This is an optimization exercise on Yosys and OpenROAD, whose aim is small area, a short achievable clock period and few clock cycles, not a production implementation. In this exercise RTL edits were held to simulation tests only and were not proved equivalent to the original. Not every run is shown, and edits may drop behaviour that the tests do not exercise.

==> flow/design.v <==
`timescale 1ns/100ps
`default_nettype none
module M1 (
		input logic clk,                  
        input logic reset,
        input logic M1_start,
        input logic [15:0] SRAM_read_data,
        output logic [17:0] M1_SRAM_Address,
        output logic [15:0] M1_SRAM_write_data,
        output logic M1_Status,
        output logic M1_SRAM_we_n
);
typedef enum logic [3:0] {
	M1_S_IDLE,
	M1_LI_0,
	M1_LI_1,
	M1_LI_2,
	M1_LI_3,
	M1_LI_4,
	M1_LI_5,
	M1_LI_6,
	M1_LI_7,
	M1_LI_8,
	M1_CC_0,
	M1_CC_1,
	M1_CC_2,
	M1_CC_3,
	M1_CC_4,
	M1_CC_5
} M1_state_type;
localparam
	Y_START_ADDRESS = 0,
	U_START_ADDRESS = 38400,
	V_START_ADDRESS = 57600,
	RGB_START_ADDRESS = 146944;
M1_state_type M1_state;
logic signed [31:0] R_Initial[1:0];
logic signed [31:0] G_Initial[1:0];
logic signed [31:0] B_Initial[1:0];
logic [7:0] r[1:0];
logic [7:0] g[1:0];
logic [7:0] b[1:0];
logic signed [31:0] Y_Register[1:0];
logic signed [31:0] U_Register;
logic signed [31:0] V_Register[1:0];
logic [47:0] U_Shift_Register;
logic [47:0] V_Shift_Register;
logic [7:0] U_buff;
logic [7:0] V_buff;
logic [17:0] Y_Counter, X_counter, Y_Address, U_Address, V_Address, RGB_Address;
logic signed [31:0] Product[3:0];
logic signed [31:0] Op0[3:0];
logic signed [31:0] Op1[3:0];
logic eol;
always @(posedge clk or negedge reset) begin
    if (~reset)begin
        M1_state <= M1_S_IDLE;
        M1_SRAM_we_n <= 1'b1;
        M1_Status <= 1'b0;
        M1_SRAM_Address <= 18'd0;
        M1_SRAM_write_data <= 16'd0;
        Y_Register[0] <= 16'd0;
        Y_Register[1] <= 16'd0;
        U_Register <= 16'd0;
        V_Register[0] <= 16'd0;
        V_Register[1] <= 16'd0;
        U_Shift_Register <= 48'd0;
        V_Shift_Register <= 48'd0;
        U_buff <= 8'd0;
        V_buff <= 8'd0;
        X_counter <= 18'd0;
        Y_Counter <= 18'd0;
        eol <= 1'b0;
        Op0[0] <= 32'd0;
        Op0[1] <= 32'd0;
        Op0[2] <= 32'd0;
        Op0[3] <= 32'd0;
        Op1[0] <= 32'd0;
        Op1[1] <= 32'd0;
        Op1[2] <= 32'd0;
        Op1[3] <= 32'd0;
        R_Initial[0] <= 32'd0;
        R_Initial[1] <= 32'd0;
        G_Initial[0] <= 32'd0;
        G_Initial[1] <= 32'd0;
        B_Initial[0] <= 32'd0;
        B_Initial[1] <= 32'd0;
        Y_Address <= Y_START_ADDRESS;
        U_Address <= U_START_ADDRESS;
        V_Address <= V_START_ADDRESS;
        RGB_Address <= RGB_START_ADDRESS;
        end else begin
            case(M1_state)
            M1_S_IDLE: begin
                M1_Status <= 1'b0;
                if(M1_start) begin
                    M1_state <= M1_LI_0;
                    M1_SRAM_we_n <= 1'b1;
						  M1_Status <= 1'b0;
						  Y_Register[0] <= 16'd0;
						  Y_Register[1] <= 16'd0;
						  U_Register <= 16'd0;
						  V_Register[0] <= 16'd0;
						  V_Register[1] <= 16'd0;
						  U_Shift_Register <= 48'd0;
						  V_Shift_Register <= 48'd0;
						  U_buff <= 8'd0;
						  V_buff <= 8'd0;
                            X_counter <= 18'd0;
                            Y_Counter <= 18'd0;
                            eol <= 1'b0;
                            Op0[0] <= 32'd0;
                            Op0[1] <= 32'd0;
                            Op0[2] <= 32'd0;
                            Op0[3] <= 32'd0;
                            Op1[0] <= 32'd0;
                            Op1[1] <= 32'd0;
                            Op1[2] <= 32'd0;
                            Op1[3] <= 32'd0;
                            R_Initial[0] <= 32'd0;
                            R_Initial[1] <= 32'd0;
                            G_Initial[0] <= 32'd0;
                            G_Initial[1] <= 32'd0;
                            B_Initial[0] <= 32'd0;
                            B_Initial[1] <= 32'd0;
						  Y_Address <= Y_START_ADDRESS;
						  U_Address <= U_START_ADDRESS;
						  V_Address <= V_START_ADDRESS;
						  RGB_Address <= RGB_START_ADDRESS;
                end
            end
        M1_LI_0: begin
            M1_SRAM_Address  <= Y_Address;
            Y_Address <= Y_Address + 1'b1;
            X_counter <= X_counter + 2'd2;
            Y_Counter <= Y_Counter + 1'd1;
            M1_state <= M1_LI_1;
        end
        M1_LI_1: begin
            M1_SRAM_Address  <= V_Address;
            V_Address <= V_Address + 1'b1;
            M1_state <= M1_LI_2;
        end
        M1_LI_2: begin
            M1_SRAM_Address  <= U_Address;
            U_Address <= U_Address + 1'b1;
            M1_state <= M1_LI_3;
        end
        M1_LI_3: begin
            M1_SRAM_Address  <= V_Address;
            V_Address <= V_Address + 1'b1;
            Op0[0] <= {24'd0, (SRAM_read_data[15:8] - 16)};
            Op1[0] <= 32'sd76284;
            Op0[1] <= {24'd0, (SRAM_read_data[7:0] - 16)};
            Op1[1] <= 32'sd76284;
            M1_state <= M1_LI_4;
        end
        M1_LI_4: begin
            M1_SRAM_Address  <= U_Address;
            U_Address <= U_Address + 1'b1;
            V_Shift_Register[47:40] <= SRAM_read_data[15:8];  
            V_Shift_Register[39:32] <= SRAM_read_data[15:8];  
            V_Shift_Register[31:24] <= SRAM_read_data[15:8];  
            V_Shift_Register[23:16] <= SRAM_read_data[7:0];   
            Y_Register[0] <= Product[0];
            Y_Register[1] <= Product[1];
            M1_state <= M1_LI_5;
        end
        M1_LI_5: begin
            U_Shift_Register[47:40] <= SRAM_read_data[15:8];  
            U_Shift_Register[39:32] <= SRAM_read_data[15:8];  
            U_Shift_Register[31:24] <= SRAM_read_data[15:8];  
            U_Shift_Register[23:16] <= SRAM_read_data[7:0];   
            Op0[0] <= {24'd0, V_Shift_Register[31:24] - 128};
            Op1[0] <= 32'sd104595;
            Op0[1] <= {24'd0, V_Shift_Register[31:24] - 128};
            Op1[1] <= -32'sd53281;
            Op0[2] <= {24'd0, V_Shift_Register[47:40]};
            Op1[2] <= 32'sd21;
            Op0[3] <= {24'd0, V_Shift_Register[39:32]};
            Op1[3] <= 32'sd52;
            X_counter <= X_counter + 2'd2;
            M1_state <= M1_LI_6;
        end
        M1_LI_6: begin
            V_Shift_Register[15:8] <= SRAM_read_data[15:8];
            V_Shift_Register[7:0] <= SRAM_read_data[7:0];
            Op0[0] <= {24'd0, U_Shift_Register[31:24] - 128};
            Op1[0] <= -32'sd25624;
            Op0[1] <= {24'd0, U_Shift_Register[31:24] - 128};
            Op1[1] <= 32'sd132251;
            Op0[2] <= {24'd0, U_Shift_Register[47:40]};
            Op1[2] <= 32'sd21;
            Op0[3] <= {24'd0, U_Shift_Register[39:32]};
            Op1[3] <= 32'sd52;
            R_Initial[0] <= Y_Register[0] + Product[0]; 
            V_Register[0] <= Product[1];
            V_Register[1] <= (Product[2] - Product[3]);
            M1_state <= M1_LI_7;
        end
        M1_LI_7: begin
            M1_SRAM_Address  <= Y_Address;
            Y_Address <= Y_Address + 1'b1;
            U_Shift_Register[15:8] <= SRAM_read_data[15:8] ;
            U_Shift_Register[7:0] <= SRAM_read_data[7:0];
            Op0[0] <= {24'd0, V_Shift_Register[31:24]};
            Op1[0] <= 32'sd159;
            Op0[1] <= {24'd0, V_Shift_Register[23:16]};
            Op1[1] <= 32'sd159;
            Op0[2] <= {24'd0, V_Shift_Register[15:8]};
            Op1[2] <= 32'sd52;
            Op0[3] <= {24'd0, V_Shift_Register[7:0]};
            Op1[3] <= 32'sd21;
            G_Initial[0] <= (Y_Register[0] + V_Register[0] + Product[0]);
            B_Initial[0] <= (Y_Register[0] + Product[1]);
            U_Register <= (Product[2] - Product[3]);
            M1_state <= M1_LI_8;
        end
        M1_LI_8: begin
            if (X_counter < 8'd162) begin
                M1_SRAM_Address  <= V_Address;
                V_Address <= V_Address + 1'b1;
            end
            Op0[0] <= {24'd0, U_Shift_Register[31:24]};
            Op1[0] <= 32'sd159;
            Op0[1] <= {24'd0, U_Shift_Register[23:16]};
            Op1[1] <= 32'sd159;
            Op0[2] <= {24'd0, U_Shift_Register[15:8]};
            Op1[2] <= 32'sd52;
            Op0[3] <= {24'd0, U_Shift_Register[7:0]};
            Op1[3] <= 32'sd21;
            V_Register[1] <= (((V_Register[1] + Product[0] + Product[1] - Product[2] + Product[3] + 8'd128) >>> 8) - 8'd128);
            M1_state <= M1_CC_0;
        end
        M1_CC_0: begin
            if (X_counter < 8'd160) begin
                if (eol == 1'b0) begin
                    M1_SRAM_Address  <= U_Address;
                    U_Address <= U_Address + 1'b1;
                end
            end
            Op0[0] <= {16'd0, (V_Register[1])};
            Op1[0] <= 32'sd104595;
            Op0[1] <= {16'd0, (V_Register[1])};
            Op1[1] <= -32'sd53281;
            U_Register <= (((U_Register + Product[0] + Product[1] - Product[2] + Product[3] + 8'd128) >>> 8) - 8'd128);
            V_Shift_Register <= V_Shift_Register << 8;
            U_Shift_Register <= U_Shift_Register << 8;
            M1_state <= M1_CC_1;
            if (Y_Counter > 240) begin
                M1_Status <= 1'b1;
            end
        end
        M1_CC_1: begin
            M1_SRAM_we_n <= 1'b0;
            M1_SRAM_Address  <= RGB_Address;
            RGB_Address <= RGB_Address + 1'b1;
            M1_SRAM_write_data <= {r[0], g[0]};
            Op0[0] <= {24'd0, (SRAM_read_data[15:8] - 16)};
            Op1[0] <= 32'sd76284;
            Op0[1] <= {24'd0, (SRAM_read_data[7:0] - 16)};
            Op1[1] <= 32'sd76284;
            Op0[2] <= {16'd0, (U_Register )};
            Op1[2] <= -32'sd25624;
            Op0[3] <= {16'd0, (U_Register )};
            Op1[3] <= 32'sd132251;
            R_Initial[1] <= Y_Register[1] + Product[0];
            G_Initial[1] <= Y_Register[1] + Product[1];
            if (eol == 1'b1) begin
                U_Shift_Register[7:0] <= U_buff;
                V_Shift_Register[7:0] <= V_buff;
            end
            M1_state <= M1_CC_2;
        end
        M1_CC_2: begin
            M1_SRAM_we_n <= 1'b0;
            M1_SRAM_Address  <= RGB_Address;
            RGB_Address <= RGB_Address + 1'b1;
            M1_SRAM_write_data <= {b[0], r[1]};
            Op0[0] <= {24'd0, V_Shift_Register[31:24]-128};
            Op1[0] <= 32'sd104595;
            Op0[1] <= {24'd0, V_Shift_Register[31:24]-128};
            Op1[1] <= -32'sd53281;
            Op0[2] <= {24'd0, V_Shift_Register[47:40]};
            Op1[2] <= 32'sd21;
            Op0[3] <= {24'd0, V_Shift_Register[39:32]};
            Op1[3] <= 32'sd52;
            G_Initial[1] <= G_Initial[1] + Product[2];
            B_Initial[1] <= Y_Register[1] + Product[3];
            Y_Register[0] <= Product[0];
            Y_Register[1] <= Product[1];
            if (eol == 1'b0) begin
                if (X_counter > 8'd159) begin
                    V_Shift_Register[7:0] <= V_Shift_Register[15:8];
                    V_buff <= V_Shift_Register[15:8];
                end else begin
                    V_Shift_Register[7:0] <= SRAM_read_data[15:8];
                    V_buff <= SRAM_read_data[7:0];   
                end
            end
            M1_state <= M1_CC_3;
        end
        M1_CC_3: begin
            M1_SRAM_we_n <= 1'b0;
            M1_SRAM_Address  <= RGB_Address;
            RGB_Address <= RGB_Address + 1'b1;
            M1_SRAM_write_data <= {g[1], b[1]};
            Op0[0] <= {24'd0, U_Shift_Register[31:24]-128};
            Op1[0] <= 32'sd132251;
            Op0[1] <= {24'd0, U_Shift_Register[31:24]-128};
            Op1[1] <= -32'sd25624;
            Op0[2] <= {24'd0, U_Shift_Register[47:40]};
            Op1[2] <= 32'sd21;
            Op0[3] <= {24'd0, U_Shift_Register[39:32]};
            Op1[3] <= 32'sd52;
            R_Initial[0] <= Y_Register[0] + Product[0]; 
            V_Register[0] <= Product[1];
            V_Register[1] <= (Product[2] - Product[3]);
            if (eol == 1'b0) begin
                if (X_counter > 8'd159) begin
                    U_Shift_Register[7:0] <= U_Shift_Register[15:8];
                    U_buff <= U_Shift_Register[15:8];
                end else begin
                    U_Shift_Register[7:0] <= SRAM_read_data[15:8];
                    U_buff <= SRAM_read_data[7:0];   
                end
            end
            M1_state <= M1_CC_4;
        end
        M1_CC_4: begin
            M1_SRAM_we_n <= 1'b1;
            if (X_counter < 8'd162) begin
                M1_SRAM_Address  <= Y_Address;
                Y_Address <= Y_Address + 1'b1;
            end
            eol <= ~eol;
            Op0[0] <= {24'd0, V_Shift_Register[31:24]};
            Op1[0] <= 32'sd159;
            Op0[1] <= {24'd0, V_Shift_Register[23:16]};
            Op1[1] <= 32'sd159;
            Op0[2] <= {24'd0, V_Shift_Register[15:8]};
            Op1[2] <= 32'sd52;
            Op0[3] <= {24'd0, V_Shift_Register[7:0]};
            Op1[3] <= 32'sd21;
            U_Register <= (Product[2] - Product[3]);
            G_Initial[0] <= (Y_Register[0] + V_Register[0] + Product[1]);
            B_Initial[0] <= (Y_Register[0] + Product[0]);
            X_counter <= X_counter + 1'd1;
            M1_state <= M1_CC_5;
        end
        M1_CC_5: begin
            M1_SRAM_we_n <= 1'b1;
            if (X_counter < 8'd160) begin
                if (eol == 1'b0) begin
                    M1_SRAM_Address  <= V_Address;
                    V_Address <= V_Address + 1'b1;
                end
            end
            Op0[0] <= {24'd0, U_Shift_Register[31:24]};
            Op1[0] <= 32'sd159;
            Op0[1] <= {24'd0, U_Shift_Register[23:16]};
            Op1[1] <= 32'sd159;
            Op0[2] <= {24'd0, U_Shift_Register[15:8]};
            Op1[2] <= 32'sd52;
            Op0[3] <= {24'd0, U_Shift_Register[7:0]};
            Op1[3] <= 32'sd21;
            V_Register[1] <= (((V_Register[1] + Product[0] + Product[1] - Product[2] + Product[3] + 8'd128) >>> 8) - 8'd128);
                if(X_counter > 163)begin
						  M1_SRAM_we_n <= 1'b1;
						  M1_Status <= 1'b0;
						  Y_Register[0] <= 16'd0;
						  Y_Register[1] <= 16'd0;
						  U_Register <= 16'd0;
						  V_Register[0] <= 16'd0;
						  V_Register[1] <= 16'd0;
						  U_Shift_Register <= 48'd0;
						  V_Shift_Register <= 48'd0;
						  U_buff <= 8'd0;
						  V_buff <= 8'd0;
						  X_counter <= 18'd0;
						  eol <= 1'b0;
                            Op0[0] <= 32'd0;
                            Op0[1] <= 32'd0;
                            Op0[2] <= 32'd0;
                            Op0[3] <= 32'd0;
                            Op1[0] <= 32'd0;
                            Op1[1] <= 32'd0;
                            Op1[2] <= 32'd0;
                            Op1[3] <= 32'd0;
                            R_Initial[0] <= 32'd0;
                            R_Initial[1] <= 32'd0;
                            G_Initial[0] <= 32'd0;
                            G_Initial[1] <= 32'd0;
                            B_Initial[0] <= 32'd0;
                            B_Initial[1] <= 32'd0;  
                    M1_state <= M1_LI_0;
                end else begin
                    M1_state <= M1_CC_0;
                end
        end
            endcase
        end       
end
assign Product[0] = Op0[0] * Op1[0];
assign Product[1] = Op0[1] * Op1[1];
assign Product[2] = Op0[2] * Op1[2];
assign Product[3] = Op0[3] * Op1[3];
assign r[0] = (R_Initial[0][31]) ? 8'd0 : (|R_Initial[0][30:24]) ? 8'd255 : R_Initial[0][23:16];
assign g[0] = (G_Initial[0][31]) ? 8'd0 : (|G_Initial[0][30:24]) ? 8'd255 : G_Initial[0][23:16];
assign b[0] = (B_Initial[0][31]) ? 8'd0 : (|B_Initial[0][30:24]) ? 8'd255 : B_Initial[0][23:16];
assign r[1] = (R_Initial[1][31]) ? 8'd0 : (|R_Initial[1][30:24]) ? 8'd255 : R_Initial[1][23:16];
assign g[1] = (G_Initial[1][31]) ? 8'd0 : (|G_Initial[1][30:24]) ? 8'd255 : G_Initial[1][23:16];
assign b[1] = (B_Initial[1][31]) ? 8'd0 : (|B_Initial[1][30:24]) ? 8'd255 : B_Initial[1][23:16];
endmodule
==> flow/run.sh <==
#!/bin/bash
# synth_recipe.tcl (not shown) runs the flow's synth.tcl, then flattens the netlist and writes it again
# the make line also repeats each setting of config.mk as NAME=value (left out here)
make -C /OpenROAD-flow-scripts/flow DESIGN_CONFIG=/design/flow/config.mk WORK_HOME=/design/flow/orfs CLKGATE_MAP_FILE= SYNTH_SCRIPT=/design/flow/synth_recipe.tcl finish
==> flow/config.mk <==
export PLATFORM = sky130hd
export DESIGN_NAME = M1
export DESIGN_NICKNAME = M1
export VERILOG_FILES = /design/flow/design.v
export SDC_FILE = /design/flow/constraint.sdc
export NUM_CORES = 4
export LEC_CHECK = 0
export CAP_MARGIN = 20
export CORE_MARGIN = 2
export CORE_UTILIZATION = 40
export SLEW_MARGIN = 20
==> flow/constraint.sdc <==
create_clock -name core_clock -period 13.0 [get_ports {clk}]
set_input_delay 2.6000 -clock core_clock [delete_from_list [all_inputs] [get_ports {clk}]]
set_output_delay 2.6000 -clock core_clock [all_outputs]
set_load 0.01 [all_outputs]
==> flow_metrics.tcl, run 1 <==
set metrics [dict create \
    status "finished clean" \
    cts_buffer_depth 3 \
    critPathLaunch "Op1[0][3]" \
    cp.required_ns 13.60 \
    r2r-start "Op1[0][3]" \
    syn-instance-count 10100 \
    relSlewSlack_pct 22.8 \
    grt_pass1_wl_um 489000 \
    insertedDiodeCount 15 \
    grt_pass1_vias 76000 \
    largest_class "multi-input combinational cells" \
    area_delta_synth_final_pct 8.43 \
    multi_input_area_um2 69900 \
    ys_warn_count 12 \
    clk_latency_ns 0.77 \
    root_buffer "clkbuf_16" \
    die_w_um 491 \
    clock-sinks 662 \
    via_per_inst 5.56 \
    first_iter_violations 7646 \
    top_level_ports 55 \
    gr-total-overflow 0 \
    num_rows 178 \
    synthDistinctLibCells 89 \
    top_regs "Op0 (104), V_Register (64), Y_Register (64)" \
    final_net_count 12600 \
    cts_tree "yes" \
    synth_mux_area_share_pct 0.324 \
    holdBufCountCts 0 \
    hp-start "M1_SRAM_write_data[12]" \
    fin_area_um2 103000 \
    synth_top_family_by_area "adder cells" \
    place_inst 13200 \
    synth_most_common_cell "inv_1" \
    ant_nets 0 \
    wl_met3_um 29700 \
    synthSimpleGateAreaFrac_pct 11.7 \
    hold_violations 0 \
    period_minus_slack_ns 12.34 \
    final-instance-count-excl-fill 13400 \
    placed_area_um2 99700 \
    worst_hold_path.num_cells 1 \
    synth_common_cells "1,950 x inv_1, 1,360 x fa_1, 1,057 x ha_1, 861 x nand2_1, 647 x dfrtp_1" \
    cap_violations 0 \
    tapCellCount 3150 \
]
Testbench counts for the RTL of run 1, summed over its fixed seeds: cycles 1,395,426.
Figure 1. Clock network drawn from the DEF (run 1).
(1 px per µm)
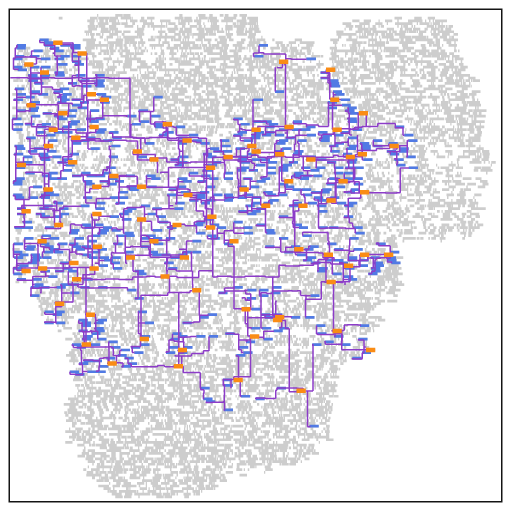
clock wires: marked purple, length 11,600 µm. clock-net drivers: marked orange, count 87. flip-flops: marked blue, count 662.
There are 88 routed clock nets.

Figure 2. Track usage over the die (run 1).
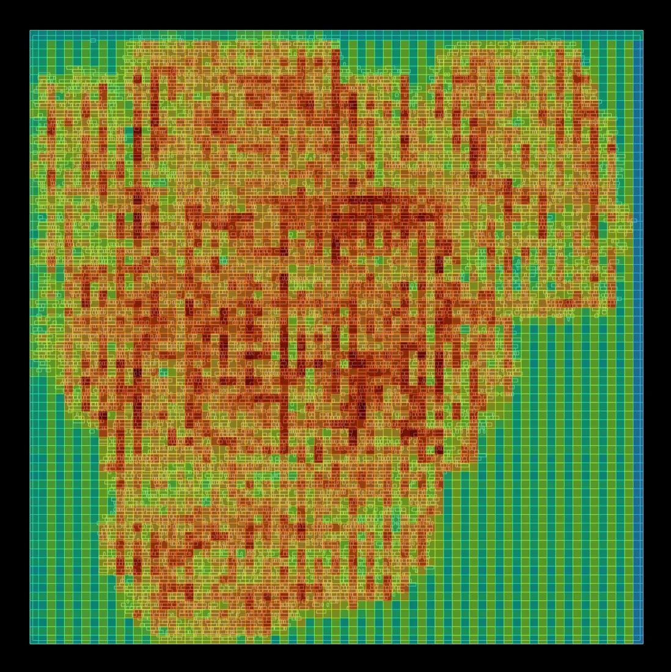
Avg WL per Cell: 24.1 µm
GR Util met3: 6.67%
GRT met2 Usage: 40.2%
met1 Track Usage GR: 37.3%
grt peak-use layer: met2

Figure 3. Where the registers sit (run 1).
(1 px per µm) Other sequential cells in the stronger grey, the rest of the logic in the fainter grey.
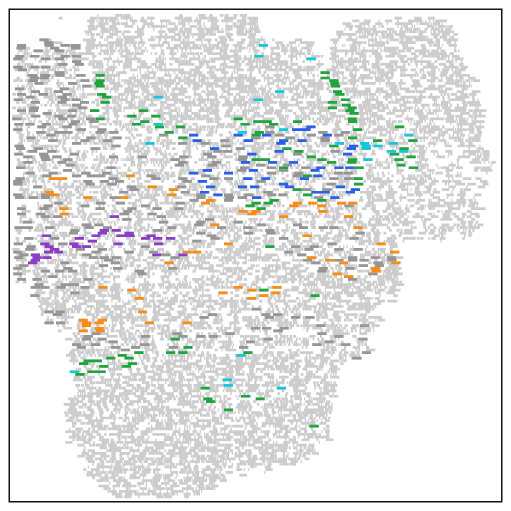
V_Shift_Register: marked blue, placed flops 48. Op0: marked green, placed flops 104. V_Register: marked orange, placed flops 64. R_Initial: marked purple, placed flops 32, where left middle. Op1: marked cyan, placed flops 25.
Another 389 sequential cells are not coloured.
Final Util: 43.7%
FF/Latch Area: 16,600 µm²
Seq area share: 16.1%

Figure 4. Routed metal per tile (run 1).
25 x 25 tiles, from white (low) to dark blue (high), scaled to the fullest tile. Values are wire area over tile area, all layers added.
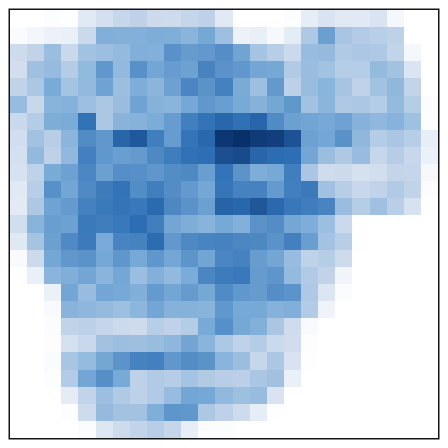
The densest ninth of the die: middle. 23% of the tiles are nearly empty. The fullest tile reaches 0.66. The mean over all tiles is 0.23. The emptiest ninth of the die: bottom right.

Figure 5. I/O nets highlighted (run 1).
(1 px per µm)
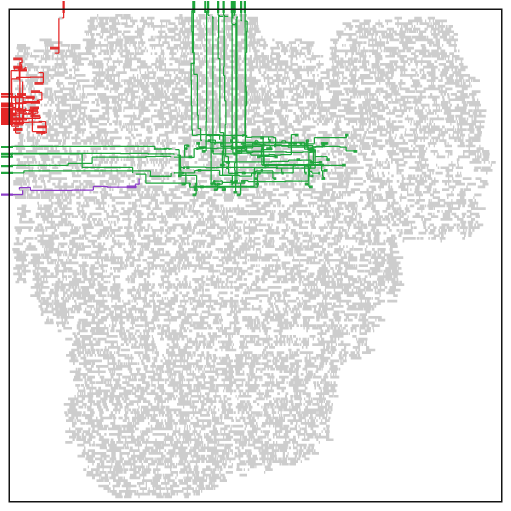

--- run 2: outline of the changes from run 1 ---
flow/design.v: 414 -> 917 lines; modules unchanged: 0
  M1: edited, 412 -> 915 lines
Figure 6. I/O nets highlighted (run 2).
(1.5 px per µm)
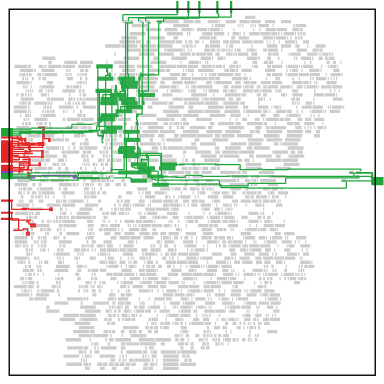
M1_SRAM_we_n: marked purple, bits 1, direction output, edge left, end cells 1, buffers 1, wire 52.7 µm. SRAM_read_data: marked green, bits 16, direction input, edge 7 left, 5 top, 4 right, end cells 48, buffers 16, wire 2,220 µm. M1_SRAM_Address: marked red, bits 18, direction output, edge left, end cells 18, buffers 18, wire 445 µm.
I/O pins: 55
number of port buffers: 54

Figure 7. Track usage over the die (run 2).
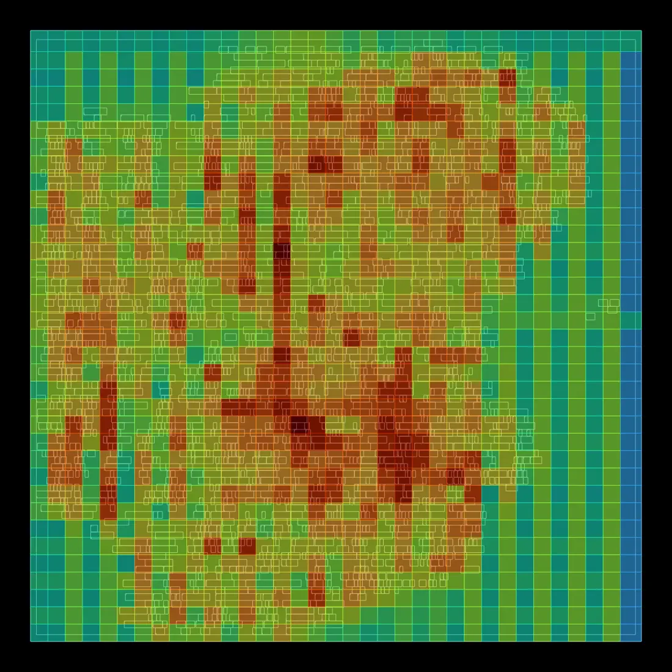
met1 Track Usage GR: 27.2%
GRT met2 Usage: 35.2%
GR Util met3: 2.91%

Figure 8. Clock network drawn from the DEF (run 2).
(2 px per µm)
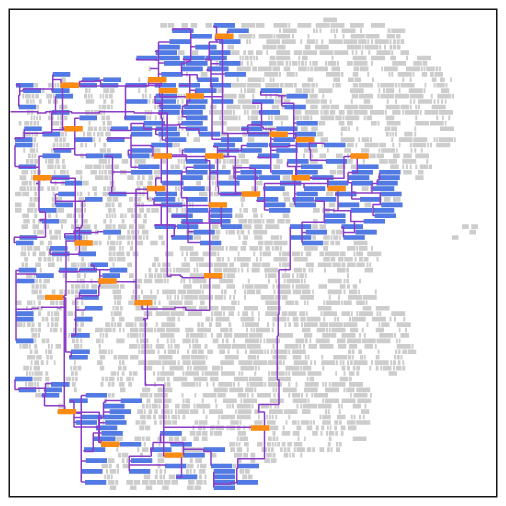
clock-net drivers: marked orange, count 26. flip-flops: marked blue, count 244. clock wires: marked purple, length 3,430 µm.
There are 27 routed clock nets.

==> run 2 against run 1 <==
Compared with the run above:
- still clean on timing, DRC and antenna
- register-to-register slack better by 4.0 ns
- sequential share of layout area is 12 points higher
- clock-buffer cell count is 96 lower
- via count is 79% lower
- first-iteration DRC count is 88% lower
- synthesized area is 76% lower
- global-route usage is 6.3 points lower
- cell count is 77% lower
- die area is 76% lower
- synthesized cell count is 78% lower
- sequential cell count is 418 lower
- critical path depth is 14 lower
- largest cell class unchanged
==> flow_metrics.tcl, run 2 <==
set metrics [dict create \
    seqCellArea_um2 7010 \
    clock-sinks 244 \
    area_delta_synth_final_pct 10.8 \
    r2r-start "ph[1]" \
    root_buffer "clkbuf_16" \
    synth_mux_area_share_pct 4.67 \
    clk_latency_ns 0.58 \
    largest_class "multi-input combinational cells" \
    synth_most_common_cell "inv_1" \
    place_inst 2993 \
    final_core_util_pct 44.9 \
    critPathLaunch "ph[1]" \
    cap_violations 0 \
    gr-total-overflow 0 \
    synthSimpleGateAreaFrac_pct 8.34 \
    global_route.peak_usage_layer "met2" \
    cp.required_ns 13.29 \
    placed_area_um2 24500 \
    ant_nets 0 \
    relSlewSlack_pct 24.9 \
    hold_violations 0 \
    cts_buffer_depth 3 \
    worst_hold_path.num_cells 0 \
    ys_warn_count 1 \
    multi_input_area_um2 13900 \
    num_rows 87 \
    period_minus_slack_ns 8.31 \
    synth_common_cells "483 x inv_1, 263 x fa_1, 214 x ha_1, 180 x edfxtp_1, 147 x nand2_1" \
    insertedDiodeCount 5 \
    first_iter_violations 934 \
    fin_area_um2 25300 \
    holdBufCountCts 0 \
    seq_cells 244 \
    final_net_count 2761 \
    status "finished clean" \
    hp-start "wu3[6]" \
    via_per_inst 5.15 \
    wl_met3_um 2940 \
]
Testbench counts for the RTL of run 2, summed over its fixed seeds: cycles 1,164,978.

==> afterwards: timing with drivers on the ports <==
The flow's constraints put no driver on any port. The routed layouts listed below were extracted and timed again, unchanged, in two steps.
Step 1: set_driving_cell puts a clkbuf_16 on clk and a buf_2 on each other input, an assumption about the parent block.
Step 2 adds t to the input delays and takes it off the output delays; t is the mean of the earliest and latest rising clock arrival at the registers after step 1. Input paths then give back, and output paths get back, about the clock's delay inside the block.
a / b / c = ideal ports / drivers / drivers and shift; a / b = the first two.
| run | t (ns) | slack for setup (ns) | latest minus earliest clock arrival (ns) |
|---|---|---|---|
| run 1 | 0.821 | 0.663 / 0.663 / 0.663 | 0.075 / 0.076 |
| run 2 | 0.612 | 4.691 / 4.691 / 4.691 | 0.034 / 0.034 |
After both steps every run listed still meets setup and hold.
